This design comes from an exercise in tuning for small area and a short achievable clock period on the open sky130 flow, not from production work. RTL that was checked went through simulation tests only; none was proved equivalent to the original. The series may have gaps, and a smaller design here may also do less where the tests do not look. For run 5, only the layout was checked, not whether the RTL still works.

--- flow/design.v ---
`timescale 100ps/100ps
module booth(
    input[2:0] a,
    input[63:0] b,
    output x,
    output[127:0] y  
);
wire s;
assign s = a[2];  
wire[1:0] ai;
assign ai = s ? ~a : a;
wire[2:0] z;
assign z[0] = ~(ai[0]|ai[1]);  
assign z[1] = ai[0]^ai[1];  
assign z[2] = ai[0]&ai[1];  
reg[127:0] res;
always @(*)
begin
    case(z)
    3'b001:
        res = 128'b0;
    3'b010:
        res = {{64{b[63]}},b};  
    3'b100:
        res = {{63{b[63]}},b,1'b0};  
    default: res = 128'b0;
    endcase
end
assign x = s;
assign y = s ? ~res : res;
endmodule
module adder(
    input[127:0] a,
    input[127:0] b,
    input[127:0] c,
    output[127:0] x,
    output[127:0] y
);
assign y = a ^ b ^ c;
assign x = (a & b) | (a & c) | (b & c);
endmodule
module DFF
#(
    parameter WIDTH = 32
)(
    input clk,
    input rst_n,
    input vld_in,
    input[WIDTH-1:0] a,
    output reg vld_out,
    output reg[WIDTH-1:0] x
);
always @(posedge clk or negedge rst_n)
begin
    if(!rst_n)
    begin
        vld_out <= 0;
    end else
    begin
        vld_out <= vld_in;
        if(vld_in) x <= a;
    end
end
endmodule
module mul_signed_64(
    input clk,
    input rst_n,
    input stb,  
    input[63:0] din1,
    input[63:0] din2,
    output valid_out,
    output[127:0] dout
);
wire[2:0] vld;
wire[63:0] a, b;
DFF #(128) latch0(
    .clk(clk),
    .rst_n(rst_n),
    .vld_in(stb),
    .a({din1, din2}),
    .vld_out(vld[0]),
    .x({a, b})
);
wire[64:0] ai;
assign ai = {a,1'b0};
wire[127:0] p[32:0];
wire[127:0] cin;
genvar i;
generate
for(i = 0; i < 32; i = i + 1)
begin
booth enc(
    .a(ai[i*2+2:i*2]),
    .b(b),
    .x(cin[i*2]),
    .y(p[i])
);
assign cin[i*2+1] = 0;
end
endgenerate
assign cin[127:64] = 0;
wire[127:0] c0[11:0];
wire[127:0] s0[11:0];
genvar j;
generate
for(j = 0; j < 11; j = j + 1)
begin
adder csa_s0(.a(p[j*3]<<(j*6)), .b(p[j*3+1]<<(j*6+2)), .c(j==10?cin:(p[j*3+2]<<(j*6+4))), .x(c0[j]), .y(s0[j]));
end
endgenerate
wire[127:0] c1[8:0];
wire[127:0] s1[8:0];
generate
for(j = 0; j < 4; j = j + 1)
begin
adder csa_s1_0(.a(c0[j*3]<<1), .b(s0[j*3+1]), .c(j==3?0:(c0[j*3+2]<<1)), .x(c1[j*2]), .y(s1[j*2]));
adder csa_s1_1(.a(s0[j*3]), .b(c0[j*3+1]<<1), .c(j==3?0:s0[j*3+2]), .x(c1[j*2+1]), .y(s1[j*2+1]));
end
endgenerate
wire[127:0] c2[5:0];
wire[127:0] s2[5:0];
generate
for(j = 0; j < 3; j = j + 1)
begin
adder csa_s2_0(.a(c1[j*3]<<1), .b(s1[j*3+1]), .c(j==2?0:(c1[j*3+2]<<1)), .x(c2[j*2]), .y(s2[j*2]));
adder csa_s2_1(.a(s1[j*3]), .b(c1[j*3+1]<<1), .c(j==2?0:s1[j*3+2]), .x(c2[j*2+1]), .y(s2[j*2+1]));
end
endgenerate
wire[127:0] c3[5:0];
wire[127:0] s3[5:0];
DFF #(1536) latch1(
    .clk(clk),
    .rst_n(rst_n),
    .vld_in(vld[0]),
    .a({c2[0],c2[1],c2[2],c2[3],c2[4],c2[5],s2[0],s2[1],s2[2],s2[3],s2[4],s2[5]}),
    .vld_out(vld[1]),
    .x({c3[0],c3[1],c3[2],c3[3],c3[4],c3[5],s3[0],s3[1],s3[2],s3[3],s3[4],s3[5]})
);
wire[127:0] c4[3:0];
wire[127:0] s4[3:0];
generate
for(j = 0; j < 2; j = j + 1)
begin
adder csa_s3_0(.a(c3[j*3]<<1), .b(s3[j*3+1]), .c(c3[j*3+2]<<1), .x(c4[j*2]), .y(s4[j*2]));
adder csa_s3_1(.a(s3[j*3]), .b(c3[j*3+1]<<1), .c(s3[j*3+2]), .x(c4[j*2+1]), .y(s4[j*2+1]));
end
endgenerate
wire[127:0] c5[2:0];
wire[127:0] s5[2:0];
adder csa_s4_0(.a(c4[0]<<1), .b(c4[1]<<1), .c(s4[1]), .x(c5[0]), .y(s5[0]));
adder csa_s4_1(.a(c4[2]<<1), .b(c4[3]<<1), .c(s4[3]), .x(c5[1]), .y(s5[1]));
adder csa_s4_2(.a(s4[0]), .b(s4[2]), .c(128'b0), .x(c5[2]), .y(s5[2]));
wire[127:0] c6[1:0];
wire[127:0] s6[1:0];
adder csa_s5_0(.a(s5[0]), .b(s5[1]), .c(c5[2]<<1), .x(c6[0]), .y(s6[0]));
adder csa_s5_1(.a(c5[0]<<1), .b(c5[1]<<1), .c(s5[2]), .x(c6[1]), .y(s6[1]));
wire[127:0] c7[1:0];
wire[127:0] s7[1:0];
adder csa_s6_0(.a(c6[0]<<1), .b(c6[1]<<1), .c(s6[1]), .x(c7[0]), .y(s7[0]));
adder csa_s6_1(.a(c7[0]<<1), .b(s7[0]), .c(s6[0]), .x(c7[1]), .y(s7[1]));
wire[127:0] x,y;
DFF #(256) latch2(
    .clk(clk),
    .rst_n(rst_n),
    .vld_in(vld[1]),
    .a({c7[1]<<1, s7[1]}),
    .vld_out(vld[2]),
    .x({x, y})
);
wire[127:0] product;
add_128 cla(
    .a(x),
    .b(y),
    .sum(product)
);
DFF #(128) latch3(
    .clk(clk),
    .rst_n(rst_n),
    .vld_in(vld[2]),
    .a(product),
    .vld_out(valid_out),
    .x(dout)
);
endmodule
`timescale 100ps/100ps
module carry4(
    input[3:0] p,
    input[3:0] g,
    input cin,
    output bp,
    output bg,
    output[2:0] cout
);
assign bp = &p;
assign bg = g[3]|(p[3]&g[2])|(p[3]&p[2]&g[1])|(p[3]&p[2]&p[1]&g[0]);
assign cout[0] = g[0]|(p[0]&cin);
assign cout[1] = g[1]|(p[1]&g[0])|(p[1]&p[0]&cin);
assign cout[2] = g[2]|(p[2]&g[1])|(p[2]&p[1]&g[0])|(p[2]&p[1]&p[0]&cin);
endmodule
module add_128(
    input[127:0] a,
    input[127:0] b,
    output[127:0] sum
);
wire cin;
assign cin = 0;
wire[127:0] c;
wire[127:0] p,g;
assign p = a|b;
assign g = a&b;
wire[31:0] bp,bg;
genvar i;
generate
for(i = 0; i < 32; i = i + 1)
begin
carry4 cgen_s0(
    .p(p[i*4+3:i*4]),
    .g(g[i*4+3:i*4]),
    .cin(c[i*4]),
    .bp(bp[i]),
    .bg(bg[i]),
    .cout(c[i*4+3:i*4+1])
);
end
endgenerate
wire[7:0] bbp,bbg;
generate
for(i = 0; i < 8; i = i + 1)
begin
carry4 cgen_s1(
    .p(bp[i*4+3:i*4]),
    .g(bg[i*4+3:i*4]),
    .cin(c[i*16]),
    .bp(bbp[i]),
    .bg(bbg[i]),
    .cout({c[i*16+12],c[i*16+8],c[i*16+4]})
);
end
endgenerate
wire[1:0] bbbp,bbbg;
generate
for(i = 0; i < 2; i = i + 1)
begin
carry4 cgen_s2(
    .p(bbp[i*4+3:i*4]),
    .g(bbg[i*4+3:i*4]),
    .cin(c[i*64]),
    .bp(bbbp[i]),
    .bg(bbbg[i]),
    .cout({c[i*64+48],c[i*64+32],c[i*64+16]})
);
end
endgenerate
assign c[0] = cin;
assign c[64] = bbbg[0]|(bbbp[0]&cin);
wire[127:0] y;
assign y = (~a&~b&c)|(~a&b&~c)|(a&~b&~c)|(a&b&c);
assign sum = y;
endmodule
--- flow/run.sh ---
#!/bin/bash
# synth_recipe.tcl (not shown) runs the flow's synth.tcl, then flattens the netlist and writes it again
# the make line also repeats each setting of config.mk as NAME=value (left out here)
make -C /OpenROAD-flow-scripts/flow DESIGN_CONFIG=/design/flow/config.mk WORK_HOME=/design/flow/orfs CLKGATE_MAP_FILE= SYNTH_SCRIPT=/design/flow/synth_recipe.tcl finish
--- flow/config.mk ---
export PLATFORM = sky130hd
export DESIGN_NAME = mul_signed_64
export DESIGN_NICKNAME = mul_signed_64
export VERILOG_FILES = /design/flow/design.v
export SDC_FILE = /design/flow/constraint.sdc
export NUM_CORES = 4
export LEC_CHECK = 0
export CAP_MARGIN = 20
export CORE_MARGIN = 2
export CORE_UTILIZATION = 40
export SLEW_MARGIN = 20
--- flow/constraint.sdc ---
create_clock -name core_clock -period 5.5 [get_ports {clk}]
set_input_delay 1.1000 -clock core_clock [delete_from_list [all_inputs] [get_ports {clk}]]
set_output_delay 1.1000 -clock core_clock [all_outputs]
set_load 0.01 [all_outputs]
### Floorplan with the power grid, run 1

Pins as bars on the die edge.
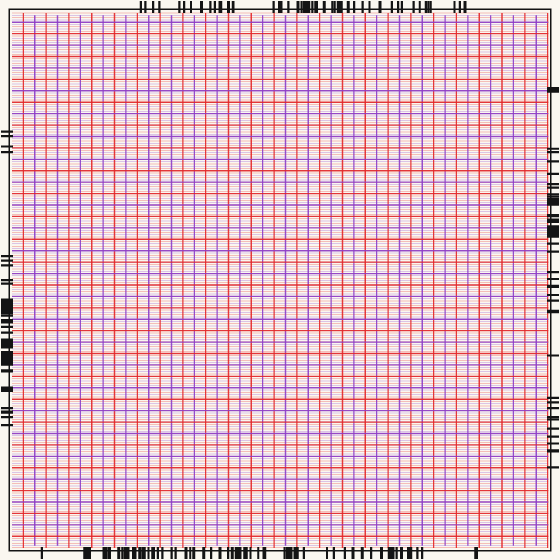
colour	net
red	VSS
purple	VDD
met4 straps	47
met5 straps	46
signal pins	260
rows	234
met1 rails	235

### Placement by cell class, run 1

(1 px per um)
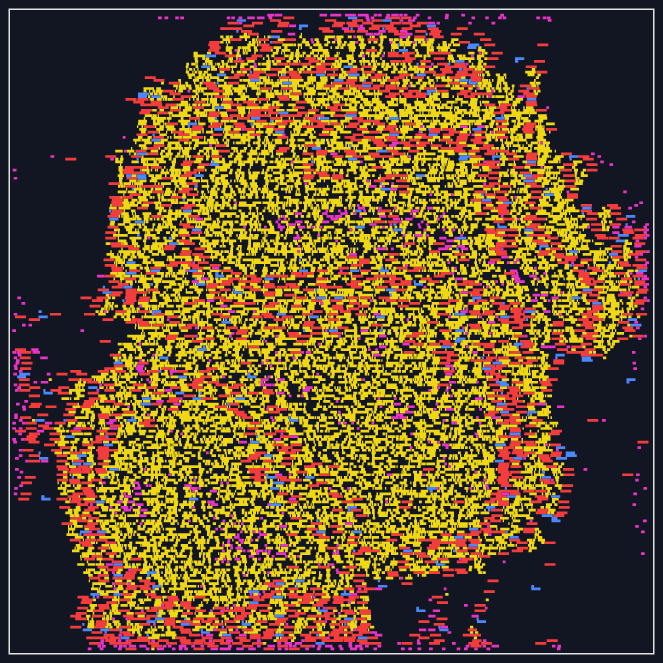
colour	class	cells	share of their area
magenta	other buffers and delay cells	801	5.0%
red	flip-flops	1553	27%
blue	clock drivers and dummy loads	354	3.7%
yellow	all other logic	12483	64%

==> results.yml, run 1 <==
yosys:
  synth-xor-area-share: 0.122
  yosysWarningCount: 5
  synthAdderAreaFrac: 0.342
  synth-compound-area-share: 0.109
  ys_ff_latch: 1553
  netlist_area_um2: 163000
  yosysSeqAreaShare: 0.285
setup_path:
  cp_data_arrival_time_ns: 6.07
clocking:
  cts_buffer_depth: 4
  cts_tree: "yes"
  cts.clk_slew.worst_paths_ns: 0.07
  hold_buffers: 0
  cts_made_buffers: 196
placed_design:
  hpwlAfterDp_mm: 407
  port_buffers: 259
  gp_congestion: 0.948
run_status:
  outcome: "timing/DRC/antenna clean"
global_routing:
  grt_pass1_wl_mm: 889
routing:
  finalWirelength_mm: 612
  first_iter_violations: 17200
  ant_nets: 0
floorplan:
  die_h_um: 643
  die_w_um: 643
timing:
  slew_viol_final: 0
  worst_pin_slew_ns: 1.25
  fmax_mhz: 187
cells_and_area:
  fillers: 37900
### Clock distribution, run 1

(1 px per um)
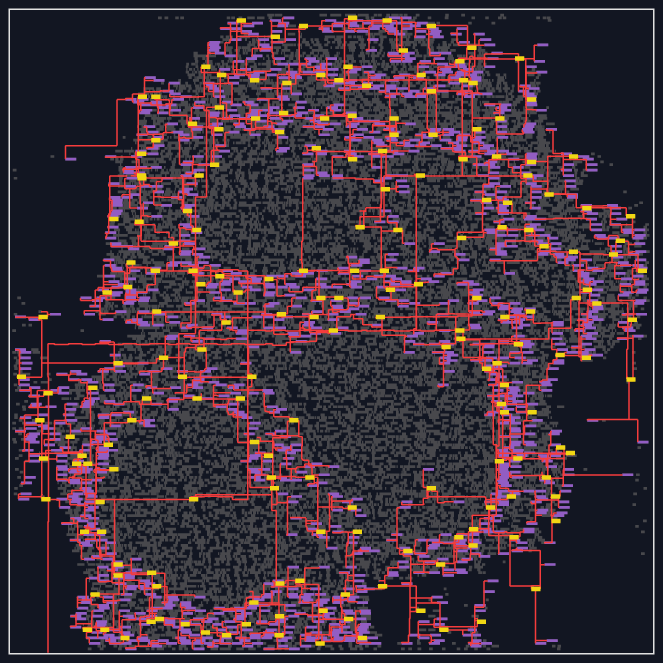
[purple] flip-flops | count: 1553
[red] clock wires | length: 27.4 mm
[yellow] cells driving clock nets | count: 196
flops lie	spread over the die
routed clock nets	197

-- run 1: routing by layer --
metal | vias to the layer above | track usage | wire length (um)
met3 | 2378 | 0.109 | 85000
met1 | 60400 | 0.374 | 226000
li1 | 49000 | - | -
met5 | - | 0.0103 | 548
met4 | 26 | 0.156 | 41300
met2 | 9222 | 0.434 | 260000
-- run 1: area by class of cell --
type,instances,share of cell area
Inverter,2547,0.0531
Antenna cell,19,0.000264
Tap cell,5428,0.0377
Timing Repair Buffer,801,0.0482
Clock buffer,231,0.0281
Multi-Input combinational cell,9936,0.567
Clock inverter,123,0.00711
Sequential cell,1553,0.259
-- run 1: metrics by stage --
step	hold slack [ns]	cell area, um^2	util	setup WS [ns]
3_3_place_gp	0.362	174000	0.428	-0.317
4_1_cts	0.342	180000	0.443	0.0258
3_5_place_dp	0.365	174000	0.428	-0.267
6_report	0.375	180000	0.444	0.140
5_1_grt	0.365	180000	0.443	-0.00968
2_1_floorplan	0.346	163000	-	-3.19
-- run 1: worst paths after layout --
| path | start | end | slack (ns) | cells after the start |
|---|---|---|---|---|
| min | rst_n | latch3.vld_out$_DFF_PN0_ | 0.38 | 1 |
| max | latch2.x[2]$_DFFE_PP_ | latch3.x[79]$_DFFE_PP_ | 0.14 | 18 |
| max in group asynchronous | rst_n | latch1.vld_out$_DFF_PN0_ | 4.89 | 1 |
| min reg2reg | latch1.vld_out$_DFF_PN0_ | latch2.vld_out$_DFF_PN0_ | 0.38 | 0 |
| min in group core_clock | latch1.vld_out$_DFF_PN0_ | latch2.vld_out$_DFF_PN0_ | 0.38 | 0 |
| max reg2reg | latch2.x[2]$_DFFE_PP_ | latch3.x[79]$_DFFE_PP_ | 0.14 | 18 |
-- run 1: worst max-delay path, delay by kind of cell, from the launching register on --
family,cells,cell delay [ns]
XOR/XNOR,1,0.13
buffers and inverters,3,0.61
AO/OA/AOI/OAI,8,2.12
flip-flops,1,0.37
adder cells (fa/ha/maj),6,1.79
-- run 1: Yosys cell counts (13+ instances only) --
| cell | number | area (um^2) |
|---|---|---|
| ha_1 | 760 | 9510 |
| buf_1 | 514 | 1930 |
| nor3_1 | 35 | 175 |
| a221oi_1 | 16 | 140 |
| clkbuf_1 | 866 | 3250 |
| xor2_1 | 682 | 5970 |
| xnor2_1 | 1598 | 14000 |
| nand2_1 | 64 | 240 |
| o31ai_1 | 53 | 398 |
| maj3_1 | 62 | 621 |
| a21o_1 | 13 | 97.6 |
| a21oi_1 | 58 | 290 |
| edfxtp_1 | 1549 | 46500 |
| o22ai_1 | 27 | 169 |
| o21ai_0 | 80 | 400 |
| a22oi_1 | 2057 | 15400 |
| inv_1 | 2546 | 9560 |
| fa_1 | 2278 | 45600 |
| a31oi_1 | 22 | 138 |
| a211oi_1 | 15 | 113 |
| nor2_1 | 1953 | 7330 |
-- run 1: sequential cells by signal, indices dropped and copies added (netlist names) --
name	count
latch0.vld_out	1
latch0.x	128
latch1.vld_out	1
latch1.x	1040
latch2.vld_out	1
latch2.x	253
latch3.vld_out	1
latch3.x	128
-- run 1: logic make-up (layout without fill, tap and decap cells) --
kind of cell | Yosys count | in the layout
adder cells (fa/ha/maj) | 3112 | 3112
flip-flops | 1553 | 1553
other | 0 | 19
AND/OR/NAND/NOR | 2135 | 2135
AO/OA/AOI/OAI | 2409 | 2409
XOR/XNOR | 2280 | 2280
buffers and inverters | 3927 | 3702
-- run 1: cells in the final DEF (no fill, tap or decap), types with 32 or more instances in the layout --
cell             Yosys  routed
clkinv_2             0      33
o31ai_1             53      53
fa_1              2278    2277
buf_12               0     161
inv_1             2546    2545
nand2_1             64      64
clkdlybuf4s50_1      0     259
clkbuf_1           866      34
xor2_1             682     682
a21oi_1             58      57
ha_1               760     702
ha_2                 0      56
clkinv_1             0      38
o21ai_0             80      80
clkbuf_16            0     197
buf_4                0     380
maj3_1              62      60
nor2_1            1953    1951
a22oi_1           2057    2057
edfxtp_1          1549    1549
nor3_1              35      32
xnor2_1           1598    1596
-- run 1: what timing repair did --
action,CTS,global route
pin swaps,1,5
gates resized for setup,2,10
buffers inserted,0,4
endpoints found under the setup margin,7,7
gates cloned,0,0
## Run 2: large edit since run 1, in outline
flow/design.v: 259 -> 5493 lines; modules unchanged: 0
  mul_signed_64: edited, 120 -> 4071 lines
  add_128: edited, 60 -> 1422 lines
  removed: booth, adder, DFF, carry4
==> flow/flow/run.sh (new file) <==
#!/bin/bash
set -euo pipefail
here=$(pwd)
orfs=$(grep -o 'WORK_HOME=[^ ]*' standard.sh | head -1 | cut -d= -f2 | tr -d "'")
res=$orfs/results/$FLOW_PLATFORM/mul_signed_64/base
bash standard.sh "$res/1_2_yosys.v" > "$here/synth.log" 2>&1
python3 flow/fa_polarity.py "$res/1_2_yosys.v" "$res/1_2_yosys.pol.v" > "$here/fa_polarity.log" 2>&1
mv "$res/1_2_yosys.pol.v" "$res/1_2_yosys.v"
bash standard.sh > "$here/layout.log" 2>&1
==> flow/flow/fa_polarity.py (new file) <==
#!/usr/bin/env python3
"""Remove inverters around full adders in a Yosys netlist.

A full adder is self-dual: FA(~a,~b,~c) = (~sum, ~carry). Yosys's extract_fa
leaves many inverters between full adders where ABC picked the other polarity.
This picks, for every full adder, whether to build it in true or complemented
form so that as few nets as possible need an inverter, then rewrites the netlist.
Registers and ports are untouched.

usage: fa_polarity.py IN.v OUT.v
"""
import re, sys
from collections import defaultdict

src = open(sys.argv[1]).read()
m = re.search(r'\bmodule\b.*?;\n', src, re.S)
mod_end = src.rindex('endmodule')
body = src[m.end():mod_end]

NET = r'(?:\\\S+ |[A-Za-z_][\w$]*(?:\[\d+\])?|\d+\'[bhd][0-9a-fA-FxXzZ]+)'
cell_re = re.compile(r'^\s*(sky130_fd_sc_hd__\w+)\s+(\S+(?: )?)\s*\((.*?)\);\n', re.S | re.M)
pin_re = re.compile(r'\.(\w+)\(\s*(' + NET + r')\s*\)')

# split body into cell statements and everything else
items = []   # ('text', str) or ('cell', type, name, [(pin, net)])
pos = 0
for cm in cell_re.finditer(body):
    if cm.start() > pos:
        items.append(('text', body[pos:cm.start()]))
    pins = pin_re.findall(cm.group(3))
    items.append(('cell', cm.group(1), cm.group(2), pins))
    pos = cm.end()
items.append(('text', body[pos:]))

ports = set()
for pm in re.finditer(r'^\s*(?:input|output)\s+(?:\[(\d+):(\d+)\]\s+)?(\S+);', body, re.M):
    name = pm.group(3)
    if pm.group(1):
        hi, lo = int(pm.group(1)), int(pm.group(2))
        for i in range(min(hi, lo), max(hi, lo) + 1):
            ports.add(f'{name}[{i}]')
    ports.add(name)
# assigns would hide loads: refuse to run on them
if re.search(r'^\s*assign\b', body, re.M):
    print('netlist has assign statements; leaving it unchanged', file=sys.stderr)
    open(sys.argv[2], 'w').write(src)
    sys.exit(0)

OUTPINS = {'X', 'Y', 'Q', 'Q_N', 'SUM', 'COUT', 'HI', 'LO'}
def is_inv(t): return re.match(r'sky130_fd_sc_hd__(inv|clkinv)_\d+$', t) is not None
def is_fa(t): return re.match(r'sky130_fd_sc_hd__(fa|xor2|xnor2)_\d+$', t) is not None
def is_x(t): return re.match(r'sky130_fd_sc_hd__(xor2|xnor2)_\d+$', t) is not None
XSWAP = {'xor2': 'xnor2', 'xnor2': 'xor2'}
def key(n): return n.strip()

inv_of = {}      # inverter output net -> input net
removable = []   # indexes of inverter items
for idx, it in enumerate(items):
    if it[0] == 'cell' and is_inv(it[1]):
        d = dict(it[3])
        y, a = key(d['Y']), key(d['A'])
        if y in ports:
            continue
        inv_of[y] = a
        removable.append(idx)

def lit(n):
    n = key(n); p = 0
    while n in inv_of:
        n = inv_of[n]; p ^= 1
    return n, p

fas = [idx for idx, it in enumerate(items) if it[0] == 'cell' and is_fa(it[1])]
fa_out = {}  # net -> fa index
for idx in fas:
    d = dict(items[idx][3])
    if is_x(items[idx][1]):
        fa_out[key(d.get('Y', d.get('X')))] = idx
    else:
        fa_out[key(d['SUM'])] = idx
        fa_out[key(d['COUT'])] = idx

# loads: list of (base, parity, owner_fa or None)
loads = defaultdict(list)  # base -> list of [parity, owner]
ltype = {}
removable_set = set(removable)
for idx, it in enumerate(items):
    if it[0] != 'cell' or idx in removable_set:
        continue
    for pin, net in it[3]:
        if pin in OUTPINS:
            continue
        b, p = lit(net)
        loads[b].append((p, idx if is_fa(it[1]) and not is_x(it[1]) else None))
        ltype[(b, len(loads[b])-1)] = it[1]
# port outputs driven by removable inverters? ports are loads too
for pnet in ports:
    pass  # outputs driven by inverters were excluded above; outputs driven directly need no change

flip = defaultdict(int)
def need_inv(b):
    # does base net b need an inverter given the flips?
    fb = flip[fa_out[b]] if b in fa_out else 0
    for p, owner in loads[b]:
        fo = flip[owner] if owner is not None else 0
        if p ^ fb ^ fo:
            return 1
    return 0

def nets_of(idx):
    d = dict(items[idx][3])
    s = set()
    if is_x(items[idx][1]):
        s.add(key(d.get('Y', d.get('X'))))
        return s
    for pin in ('A', 'B', 'CIN'):
        s.add(lit(d[pin])[0])
    s.add(key(d['SUM'])); s.add(key(d['COUT']))
    return s

fa_nets = {idx: nets_of(idx) for idx in fas}
before = sum(need_inv(b) for b in list(loads))
improved = True
rounds = 0
while improved and rounds < 50:
    improved = False; rounds += 1
    for idx in fas:
        ns = fa_nets[idx]
        c0 = sum(need_inv(b) for b in ns)
        flip[idx] ^= 1
        c1 = sum(need_inv(b) for b in ns)
        if c1 < c0:
            improved = True
        else:
            flip[idx] ^= 1
# simulated annealing on top of the greedy result
import random, math
rng = random.Random(1)
cur = sum(need_inv(b) for b in list(loads))
best = cur; best_flip = dict(flip)
T = 1.0
nmoves = 400000
for k in range(nmoves):
    T = 1.5 * (1 - k / nmoves) + 0.02
    idx = fas[rng.randrange(len(fas))]
    ns = fa_nets[idx]
    c0 = sum(need_inv(b) for b in ns)
    flip[idx] ^= 1
    c1 = sum(need_inv(b) for b in ns)
    d = c1 - c0
    if d <= 0 or rng.random() < math.exp(-d / T):
        cur += d
        if cur < best:
            best = cur; best_flip = dict(flip)
    else:
        flip[idx] ^= 1
flip.clear(); flip.update(best_flip)
after = sum(need_inv(b) for b in list(loads))
print(f'inverters: {len(removable)} removable, nets needing one {before} -> {after}, '
      f'{sum(flip.values())} of {len(fas)} full adders flipped', file=sys.stderr)

# rewrite
invnet = {}
new_cells = []
def get_net(b, want):
    # net carrying value (base b) ^ want, where base already accounts for flips
    if not want:
        return b
    if b not in invnet:
        n = f'fapol_n{len(invnet)}'
        invnet[b] = n
        new_cells.append(n)
    return invnet[b]

out = []
for idx, it in enumerate(items):
    if it[0] == 'text':
        out.append(it[1]); continue
    if idx in removable_set:
        continue
    t, name, pins = it[1], it[2], it[3]
    fo = flip[idx] if is_fa(t) and not is_x(t) else 0
    if is_x(t) and flip[idx]:
        mm = re.match(r'sky130_fd_sc_hd__(xor2|xnor2)_(\d+)$', t)
        t = f'sky130_fd_sc_hd__{XSWAP[mm.group(1)]}_{mm.group(2)}'
        pins = [({'X': 'Y', 'Y': 'X'}[p] if p in ('X', 'Y') else p, n) for p, n in pins]
    conns = []
    for pin, net in pins:
        if pin in OUTPINS:
            conns.append((pin, net.strip() if not net.startswith('\\') else net))
            continue
        b, p = lit(net)
        fb = flip[fa_out[b]] if b in fa_out else 0
        n = get_net(b, p ^ fb ^ fo)
        conns.append((pin, n))
    def fmt(n):
        return n if not n.startswith('\\') else (n if n.endswith(' ') else n + ' ')
    out.append(f'  {t} {name.strip()}{" " if name.strip().startswith(chr(92)) else ""} (\n' +
               ',\n'.join(f'    .{p}({fmt(n)})' for p, n in conns) + '\n  );\n')
decls = ''.join(f'  wire {n};\n' for n in invnet.values())
cells = ''.join(f'  sky130_fd_sc_hd__inv_1 fapol_i{i} (\n    .A({b if not b.startswith(chr(92)) else b + " "}),\n    .Y({n})\n  );\n'
                for i, (b, n) in enumerate(invnet.items()))
res = src[:m.end()] + decls + ''.join(out) + cells + src[mod_end:]
open(sys.argv[2], 'w').write(res)
print(f'wrote {len(invnet)} inverters', file=sys.stderr)
if len(sys.argv) > 3:
    from collections import Counter
    drv = {}
    for idx, it in enumerate(items):
        if it[0] == 'cell':
            for pin, net in it[3]:
                if pin in OUTPINS: drv[key(net)] = it[1].replace('sky130_fd_sc_hd__', '')
    c = Counter(); cl = Counter()
    for b in invnet:
        c[drv.get(b, 'port')] += 1
        fb = flip[fa_out[b]] if b in fa_out else 0
        for j, (p, owner) in enumerate(loads[b]):
            fo = flip[owner] if owner is not None else 0
            if p ^ fb ^ fo:
                cl[drv.get(b, 'port') + '->' + ltype[(b, j)].replace('sky130_fd_sc_hd__', '')] += 1
    print(c.most_common(10), cl, file=sys.stderr)
==> flow/standard.sh (new file) <==
#!/bin/bash
# synth_recipe.tcl (not shown) runs the flow's synth.tcl, then flattens the netlist and writes it again
# the make line also repeats each setting of config.mk as NAME=value (left out here)
make -C /OpenROAD-flow-scripts/flow DESIGN_CONFIG=/design/flow/config.mk WORK_HOME=/design/flow/orfs CLKGATE_MAP_FILE= SYNTH_SCRIPT=/design/flow/synth_recipe.tcl "${@:-finish}"
--- a/flow/config.mk
+++ b/flow/config.mk
@@ -6,6 +6,8 @@
 export NUM_CORES = 4
 export LEC_CHECK = 0
+export ABC_AREA = 1
 export CAP_MARGIN = 20
 export CORE_MARGIN = 2
 export CORE_UTILIZATION = 40
+export SETUP_SLACK_MARGIN = 2.3
 export SLEW_MARGIN = 20
removed: flow/run.sh
### The clock network, run 2

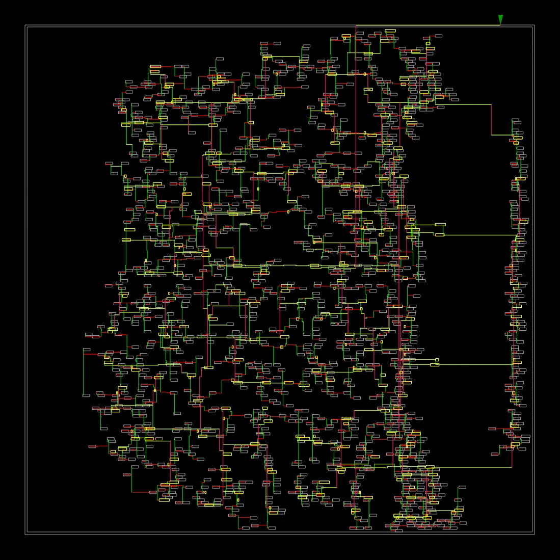
CTS Buf Count: 173
seq_cells: 1409
Clock Buffer Count: 247
CTS Sinks: 1409

### Placement by cell class, run 2

(1 px per um)
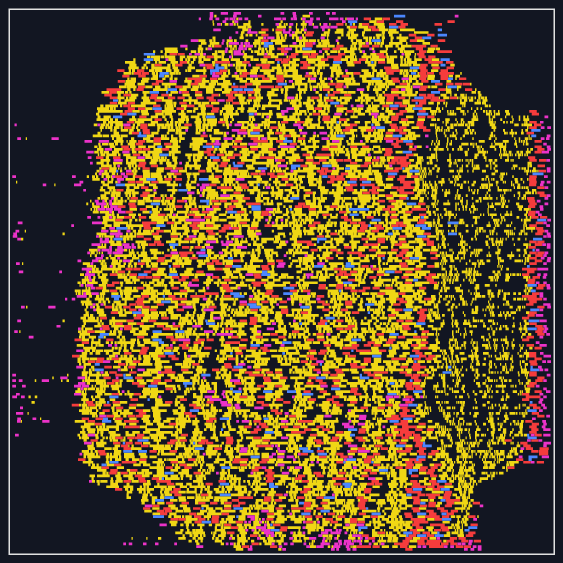
colour	class	cells	share of their area
yellow	all other logic	9352	67%
blue	clock drivers and dummy loads	307	4.5%
magenta	other buffers and delay cells	696	6.7%
red	flip-flops	1409	22%

==> results.yml, run 2 <==
yosys:
  syn_inst: 11800
  postSynthNetCount: 14000
  yosysWarningCount: 1
  netlist_area_um2: 116000
placed_design:
  port_buffers: 259
  place_ws_ns: 0.978
  gp_congestion: 1.02
  hpwlAfterDp_mm: 378
cells_and_area:
  largest-register: "r2"
  final_cell_mix: "o22ai_1, fa_1, dfxtp_1, nand2_1, xor2_1"
  fillers: 26900
  largest_reg_flops: 1024
  seqCellArea_um2: 28200
  reg_top3: "r2 (1024), r7 (254), dout_r (128)"
  mostFrequentLayoutCell: "o22ai_1"
routing:
  finalWirelength_mm: 597
  routedWlPerCell_um: 38.1
  first_iter_violations: 16600
  ant_nets: 0
timing:
  fin_crit_sh: 0.619
  fmax_mhz: 294
  worst_pin_slew_ns: 1.30
  hold_ws_ns: 0.324
  fin_ws_ns: 2.10
  slew_viol_final: 0
run_status:
  outcome: "timing/DRC/antenna clean"
clocking:
  cts.clk_slew.worst_paths_ns: 0.06
  cts_buffer_depth: 4
  cts_tree: "yes"
global_routing:
  gr-usage-met3: 0.225
  grt-busiest-layer: "met2"
  grt_pass1_wl_mm: 802
  use_met2: 0.541
  grtUsageMet1: 0.432
floorplan:
  die_h_um: 543
  die_w_um: 543
setup_path:
  cp.depth: 9
  startpoint: "din1[27]"
  reg2reg_from: "r2[237]$_DFF_P_"
  r2r_cells: 5
  cp_data_arrival_time_ns: 4.11
  crit_buf_inv: 3
  cp_top_family: "adder cells"
worst_hold_path:
  min_from: "r2[1]$_DFF_P_"
  hold_depth: 0
==> run 2: per-stage QoR <==
stage	cells	util	area, um^2
after floorplan	11800	-	118000
after global placement	15300	0.428	124000
after detailed placement	15300	0.428	124000
after CTS	15600	0.453	131000
after global routing	15700	0.458	133000
final	15700	0.458	133000
==> run 2: cell type report <==
| cell class | instances | share of cell area |
|---|---|---|
| Tap cell | 3900 | 0.0367 |
| Timing Repair Buffer | 696 | 0.0645 |
| Clock buffer | 247 | 0.0380 |
| Inverter | 948 | 0.0280 |
| Antenna cell | 37 | 0.000697 |
| Sequential cell | 1409 | 0.212 |
| Clock inverter | 60 | 0.00570 |
| Multi-Input combinational cell | 8404 | 0.614 |
==> run 2: metal layers <==
layer,share of wire,vias to the layer above
li1,-,38300
met1,0.33,50100
met2,0.39,10900
met3,0.18,3909
met4,0.10,95
met5,0.0024,-
==> run 2: repair_timing <==
action | in CTS | in global routing
setup buffers | 35 | 13
gates resized for setup | 140 | 239
pin swaps | 18 | 20
cloned | 14 | 25
setup endpoints to repair | 847 | 662
==> run 2: final timing paths <==
path | to | slack [ns]
setup / recovery | r2[500]$_DFF_P_ | 2.10
hold reg to reg | r7[1]$_DFF_P_ | 0.32
setup reg to reg | r7[77]$_DFF_P_ | 2.16
max in group asynchronous | vld[0]$_DFF_PN0_ | 4.96
hold / removal | r7[1]$_DFF_P_ | 0.32
min in group asynchronous | vld[2]$_DFF_PN0_ | 0.39
==> run 2: worst reg2reg max path, delay by kind of cell (launching register included) <==
kind                       cells  cell delay, ns
adders and majority gates      5            2.79
DFF                            1            0.42
==> run 3: changes to the inputs <==
--- a/flow/flow/run.sh
+++ b/flow/flow/run.sh
@@ -1,5 +1,7 @@
 #!/bin/bash
 set -euo pipefail
+# port buffers: a plain buffer instead of the delay cell buffer_ports picks by default
+export BUFFER_PORTS_ARGS="-buffer_cell sky130_fd_sc_hd__buf_2"
 here=$(pwd)
 orfs=$(grep -o 'WORK_HOME=[^ ]*' standard.sh | head -1 | cut -d= -f2 | tr -d "'")
 res=$orfs/results/$FLOW_PLATFORM/mul_signed_64/base
--- a/flow/config.mk
+++ b/flow/config.mk
@@ -8,6 +8,6 @@
 export ABC_AREA = 1
 export CAP_MARGIN = 20
 export CORE_MARGIN = 2
-export CORE_UTILIZATION = 40
-export SETUP_SLACK_MARGIN = 2.3
+export CORE_UTILIZATION = 45
+export SETUP_SLACK_MARGIN = 2.8
 export SLEW_MARGIN = 20
==> results.yml, run 3 <==
floorplan:
  row_count: 186
  die_w_um: 513
  die_h_um: 513
  ios: 260
  initial_core_util: 0.453
placed_design:
  place_area_um2: 126000
  port_buffers: 259
  gp_congestion: 1.02
  hpwlAfterDp_mm: 385
yosys:
  syn_inst: 11800
  netlist_area_um2: 116000
  yosysWarningCount: 1
  postSynthNetCount: 14000
  postSynthAreaPerCell_um2: 9.90
run_status:
  outcome: "aborted with a tool error"
  tool.error: "[ERROR GRT-0232] Routing congestion too high. Check the congestion heatmap in the GUI."
  stop_stage: "global routing (5_1_grt)"
clocking:
  cts_max_level: 4
  cts-root-buf: "clkbuf_16"
  cts_buffer_depth: 3
  cts_made_buffers: 163
global_routing:
  grt_max_degree: 65
## run 3: how the worst max path moves through the flow
stage	cells past startpoint	slack, ns	to
floorplan	9	2.28	r2[871]$_DFF_P_
global placement	10	0.65	r2[111]$_DFF_P_
detailed placement	8	0.91	r2[156]$_DFF_P_
CTS	5	2.21	r7[192]$_DFF_P_
## run 3: through the flow
stage / setup WS, ns / utilization / cells
2_1_floorplan: 2.28 / - / 11800
3_3_place_gp: 0.650 / 0.489 / 14800
3_5_place_dp: 0.908 / 0.489 / 14800
4_1_cts: 2.21 / 0.551 / 15400
## run 3: what timing repair did
item / CTS
hold endpoints to repair: 3
cloned: 126
pin swaps: 333
resized for setup: 1121
buffers inserted: 241
endpoints found under the setup margin: 1184
hold buffers: 1
==> run 4: changes to the inputs <==
--- a/flow/config.mk
+++ b/flow/config.mk
@@ -9,5 +9,5 @@
 export CAP_MARGIN = 20
 export CORE_MARGIN = 2
 export CORE_UTILIZATION = 45
-export SETUP_SLACK_MARGIN = 2.8
+export SETUP_SLACK_MARGIN = 2.4
 export SLEW_MARGIN = 20
### Metal layers overlaid, run 4

(1 px per um)
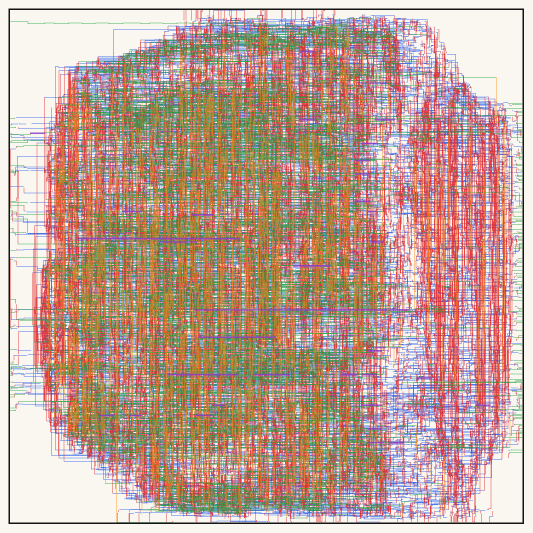
colour	layer	wire length
red	met2	227 mm
orange	met4	53.4 mm
green	met3	103 mm
blue	met1	195 mm
purple	met5	979 um
gr usage total: 0.424
final WL: 579 mm
wire per inst: 38.1 um
DR vias: 102000

### Floorplan with the power grid, run 4

(1 px per um) Pins as bars on the die edge.
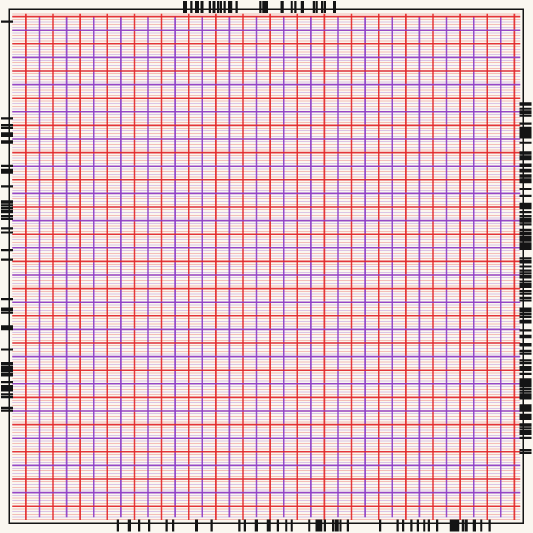
colour	net
purple	VDD
red	VSS
met4 straps	37
signal pins	260
die height: 513 um
Core Region: 257000 um^2

==> results.yml, run 4 <==
routing:
  met2_length_mm: 227
  top_layer: "met5"
  dr_wl_met3_mm: 103
  ant_nets: 0
cells_and_area:
  largest_reg_flops: 1024
  largest-register: "r2"
  final_util: 0.512
  mostFrequentLayoutCell: "o22ai_1"
  final_cell_mix: "o22ai_1, fa_1, nand2_1, dfxtp_1, xor2_1"
  reg_top3: "r2 (1024), r7 (254), dout_r (128)"
clocking:
  cts.clk_slew.worst_paths_ns: 0.06
  cts.sinks: 1409
  cts_max_level: 4
  cts_made_buffers: 173
  cts_buffer_depth: 4
setup_path:
  cp_data_arrival_time_ns: 4.08
  r2r_cells: 5
  reg2reg_from: "r2[254]$_DFF_P_"
  rrSetupSlack_ns: 2.18
  timing.rr.end: "r7[81]$_DFF_P_"
global_routing:
  grt_pass1_wl_mm: 784
  grt_max_degree: 65
run_status:
  outcome: "timing/DRC/antenna clean"
yosys:
  syn_inst: 11800
  postSynthAreaPerCell_um2: 9.90
  yosysWarningCount: 1
timing:
  slew_viol_final: 0
  fin_crit_sh: 0.604
floorplan:
  die_w_um: 513
  initial_core_util: 0.453
  ios: 260
placed_design:
  hpwlAfterDp_mm: 379
  dp_cells: 14800
  gp_congestion: 1.00
  port_buffers: 259
worst_hold_path:
  hold_depth: 1
  min_from: "stb"
## run 4: how the worst max path moves through the flow
stage,startpoint,to,slack (ns)
detailed placement,din1[29],r2[221]$_DFF_P_,0.78
finish,r2[254]$_DFF_P_,r7[81]$_DFF_P_,2.18
CTS,r2[324]$_DFF_P_,r7[95]$_DFF_P_,2.30
floorplan,din1[53],r2[609]$_DFF_P_,2.28
global route,r2[324]$_DFF_P_,r7[93]$_DFF_P_,2.15
global placement,din1[29],r2[210]$_DFF_P_,0.80
## run 4: metrics by stage
stage	worst slack, ns	hold WS (ns)
floorplan	2.28	0.310
global placement	0.802	0.314
detailed placement	0.776	0.313
CTS	2.30	0.274
global route	2.15	0.280
finish	2.18	0.314
## run 4: area by class of cell
type	instances	area [um^2]
tap	3384	4230
clock buffer	215	4770
fill	23200	125000
timing repair buffer	706	6780
sequential	1409	28300
clock inverter	83	955
inverter	948	3640
antenna	61	153
multi-input combinational	8405	82700
## run 4: worst max-delay path: stages, from the launching register on
cell,delay [ns]
dfxtp_1,0.43
fa_1,0.48
fa_1,0.52
fa_1,0.53
fa_2,0.45
fa_2,0.79
## run 4: per-layer routing
layer | up-vias | global-route usage
met3 | 3246 | 0.231
met1 | 49700 | 0.496
met2 | 10400 | 0.593
met4 | 68 | 0.283
li1 | 38300 | -
met5 | - | 0.0181
## run 4: what timing repair did
| action | 4_1_cts | 5_1_grt |
|---|---|---|
| hold endpoints to repair | 3 | 0 |
| setup endpoints to repair | 921 | 442 |
| resized for setup | 162 | 154 |
| setup buffers | 44 | 22 |
| hold buffers | 1 | 0 |
| pin swaps | 28 | 27 |
| cloned | 8 | 13 |
## Run 5: large edit since run 4, in outline
flow/design.v: 5493 -> 5499 lines; modules unchanged: 1
  mul_signed_64: edited, 4071 -> 4077 lines
--- a/flow/config.mk
+++ b/flow/config.mk
@@ -9,5 +9,6 @@
 export CAP_MARGIN = 20
 export CORE_MARGIN = 2
-export CORE_UTILIZATION = 45
-export SETUP_SLACK_MARGIN = 2.4
+export CORE_UTILIZATION = 40
+export CTS_BUF_LIST = sky130_fd_sc_hd__clkbuf_4 sky130_fd_sc_hd__clkbuf_8
+export SETUP_SLACK_MARGIN = 2.6
 export SLEW_MARGIN = 20
### Floorplan with the power grid, run 5

Pins as bars on the die edge.
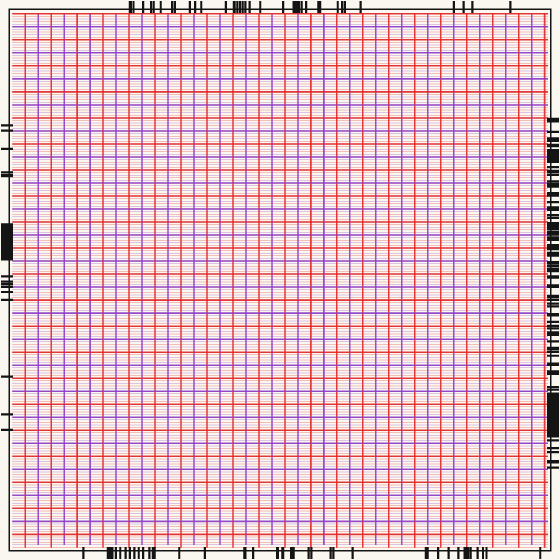
colour	net
red	VSS
purple	VDD
signal pins	260
met5 straps	41
met4 straps	41
met1 rails	206
rows	205
Core Region: 312000 um^2
die height: 564 um
Die Span X: 564 um

### Routing congestion, run 5

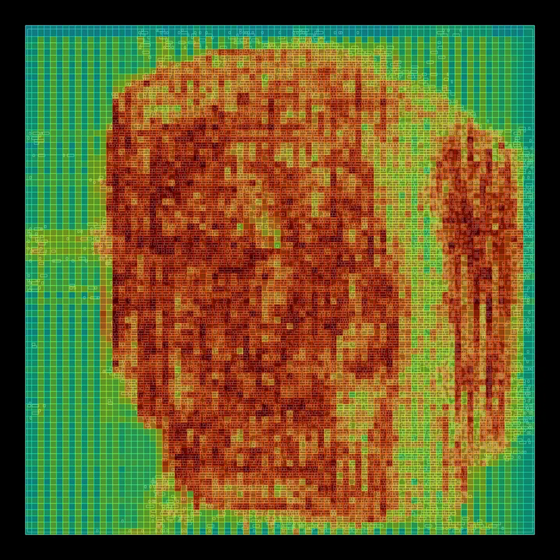
M1 GR Usage: 0.418
met3 Use GR: 0.188
utilization after layout: 0.447
gr busiest metal: met2

==> results.yml, run 5 <==
timing:
  worst_pin_slew_ns: 1.19
  fin_crit_sh: 0.554
  slew_viol_final: 0
  fmax_mhz: 328
  rsz0062_at_grt: "no"
  hold_violations: 0
floorplan:
  ios: 260
  initial_core_util: 0.402
  row_count: 205
setup_path:
  reg2reg_from: "e_two[9]$_DFF_P_"
  crit_buf_inv: 4
  rrSetupSlack_ns: 2.45
  timing.rr.end: "r2[68]$_DFF_P_"
  slowest_stage: "fa_1"
  cp.required_ns: 6.46
  path_cells: "inv_2, buf_8, buf_6, o22ai_1, xor2_2, mux2_2, inv_1, fa_1"
  max_stage_delay_ns: 0.50
  cp_data_arrival_time_ns: 4.01
  cp_top_family: "buffers and inverters"
  r2r_cells: 8
worst_hold_path:
  min_path_type: "in -> reg"
  hold_depth: 1
  hold_end: "mb[32]$_DFF_P_"
  min_from: "din2[32]"
clocking:
  cts.clk_slew.worst_paths_ns: 0.06
  cts_tree: "yes"
  cts.sinks: 1855
  cts-root-buf: "clkbuf_8"
  cts_made_buffers: 337
  cts_buffer_depth: 4
  cts_max_level: 5
routing:
  ant_nets: 0
  drtPass1Iterations: 9
  finalWirelength_mm: 577
  routedWlPerCell_um: 34.9
  vias: 103000
  first_iter_violations: 15600
cells_and_area:
  reg_top3: "r2 (1024), r6 (311), rcs (227)"
  final_cell_mix: "o22ai_1, fa_1, dfxtp_1, nand2_1, xor2_1"
  largest-register: "r2"
  mostFrequentLayoutCell: "o22ai_1"
  drive_gt1_frac: 0.125
  largest_reg_flops: 1024
global_routing:
  track_usage: 0.356
  use_met2: 0.502
  grt_max_degree: 65
  grt_pass1_wl_mm: 795
  grt_pass1_vias: 105000
placed_design:
  hpwlAfterDp_mm: 381
  port_buffers: 259
  gp_congestion: 1.03
yosys:
  netlist_area_um2: 126000
  postSynthNetCount: 14400
  syn_inst: 12200
  yosysWarningCount: 1
  postSynthAreaPerCell_um2: 10.3
run_status:
  outcome: "timing/DRC/antenna clean"
run 5: how the worst max path moves through the flow:
stage	slack [ns]	to	startpoint	depth (start not counted)
finish	2.45	r2[68]$_DFF_P_	e_two[9]$_DFF_P_	8
global route	2.60	r2[200]$_DFF_P_	e_one[1]$_DFF_P_	6
CTS	2.60	r2[42]$_DFF_P_	mb[0]$_DFF_P_	5
detailed placement	1.78	r2[46]$_DFF_P_	mb[0]$_DFF_P_	6
global placement	1.84	r2[222]$_DFF_P_	mb[0]$_DFF_P_	6
floorplan	3.04	r2[285]$_DFF_P_	mb[1]$_DFF_P_	8
run 5: repair_timing:
item,CTS,global route
hold buffers,3,0
setup buffers,6,6
gates resized for setup,153,100
endpoints found under the setup margin,831,275
pin swaps,1,2
endpoints found under the hold margin,7,0
run 5: cell type report:
type,count,area (um^2)
diodes,37,92.6
clock buffers,503,6470
clock inverters,89,1080
fillers,29500,173000
inverters,1000,4110
multi-input cells,8350,80800
flip-flops and latches,1855,37300
well taps,4140,5180
repair buffers,563,4520
run 5: worst reg2reg max path: stages (launching register included):
cell     delay (ns)
dfxtp_1        0.32
inv_2          0.06
buf_8          0.48
buf_6          0.36
o22ai_1        0.18
xor2_2         0.46
mux2_2         0.45
inv_1          0.14
fa_1           0.50
run 5: through the flow:
stage	instances	setup WS (ns)	hold slack [ns]	area, um^2	util
6_report	16500	2.45	0.0665	140000	0.447
3_5_place_dp	15900	1.78	0.312	131000	0.419
3_3_place_gp	15900	1.84	0.312	131000	0.419
4_1_cts	16500	2.60	0.00298	139000	0.446
5_1_grt	16500	2.60	0.0477	139000	0.447
2_1_floorplan	12200	3.04	0.310	126000	-
run 5: routing by layer:
metal | part of all wire | up-vias
met3 | 0.17 | 3116
met4 | 0.089 | 86
met1 | 0.34 | 50100
met5 | 0.0015 | -
met2 | 0.40 | 9809
li1 | - | 39700

==> layout pictures side by side <==
Metal layers overlaid.
(1 px per um)
image #1
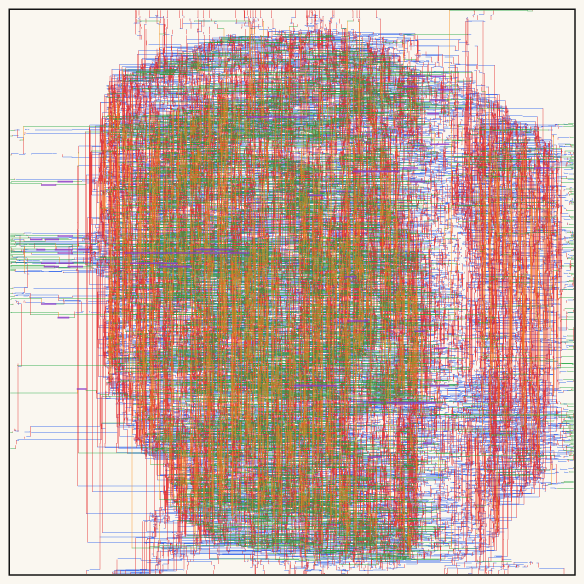
image #2
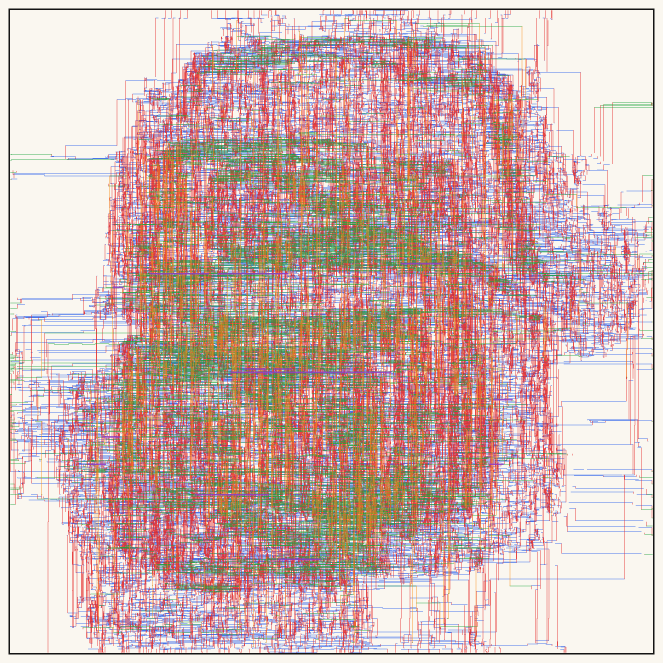
image #3
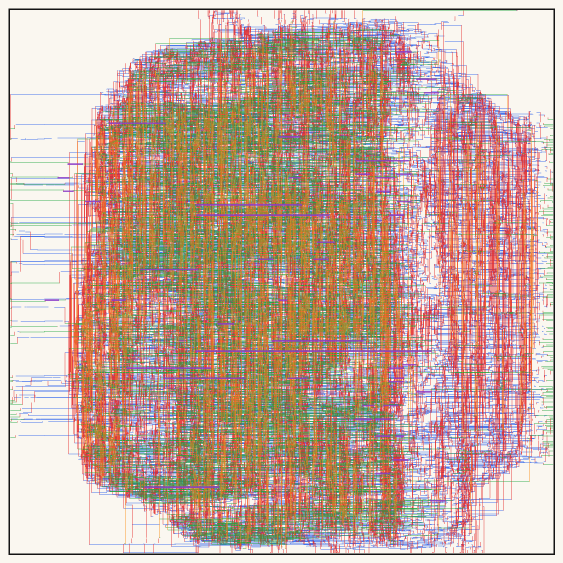
Of these, largest die: image #2
image #3 -> run 2
image #1 -> run 5
image #2 -> run 1


## Gallery

The clock network.
Plate I
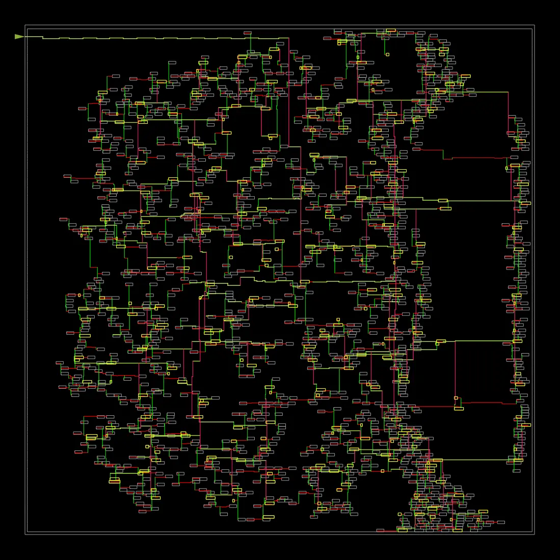
Plate II
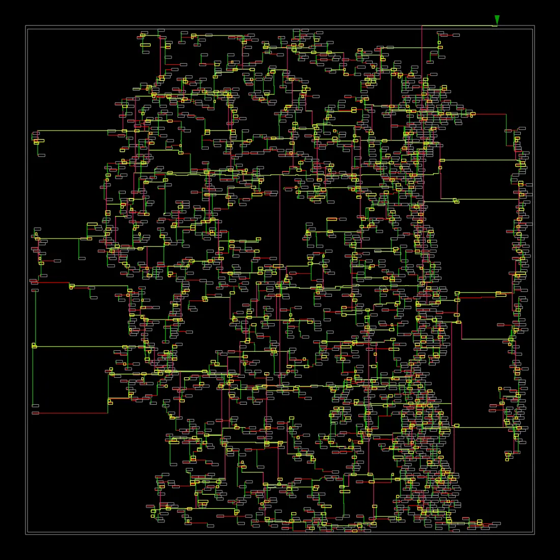
Plate III
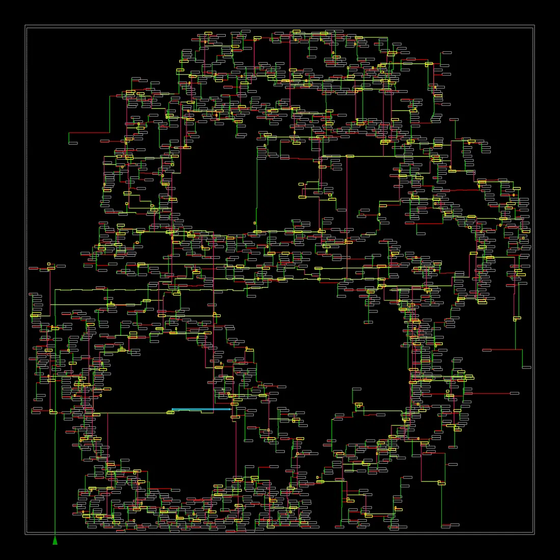
Plate III comes from run 1.
Plate I comes from run 4.
Plate II comes from run 5.

-- port drivers added, routing unchanged --
No port has a modelled driver above. Below, the same layouts with a new extraction and two added sets of constraints.
Step 1, drivers: a clkbuf_16 drives clk and a buf_2 each remaining input, both assumed.
Step 2 also shifts input and output timing later by t, the mid clock arrival at the registers, as if the neighbouring blocks saw the same clock.
Three values: no drivers, after step 1, after step 2; two values: the first two.
run | shift t [ns] | slack for setup (ns) | hold slack, ns | clock arrival spread, ns | worst register clock-pin slew, ns | worst slew at a driven data input, ns
run 1 | 1.054 | 0.140 / 0.140 / 0.140 | 0.375 / 0.308 / 0.375 | 0.087 / 0.087 | 0.07 / 0.07 | 0.07
run 2 | 0.963 | 2.096 / 2.017 / 1.054 | 0.324 / 0.321 / 0.324 | 0.084 / 0.083 | 0.07 / 0.07 | 0.29
run 4 | 0.980 | 2.177 / 2.177 / 1.276 | 0.314 / 0.227 / 0.324 | 0.065 / 0.065 | 0.07 / 0.07 | 0.30
run 5 | 1.196 | 2.454 / 2.454 / 2.454 | 0.066 / -0.021 / 0.305 | 0.109 / 0.110 | 0.07 / 0.07 | 0.14
After both steps setup and hold are still met in every run listed. For run 2, which loses most, drivers alone change the setup slack by -0.079 ns; drivers and shift together by -1.042 ns.
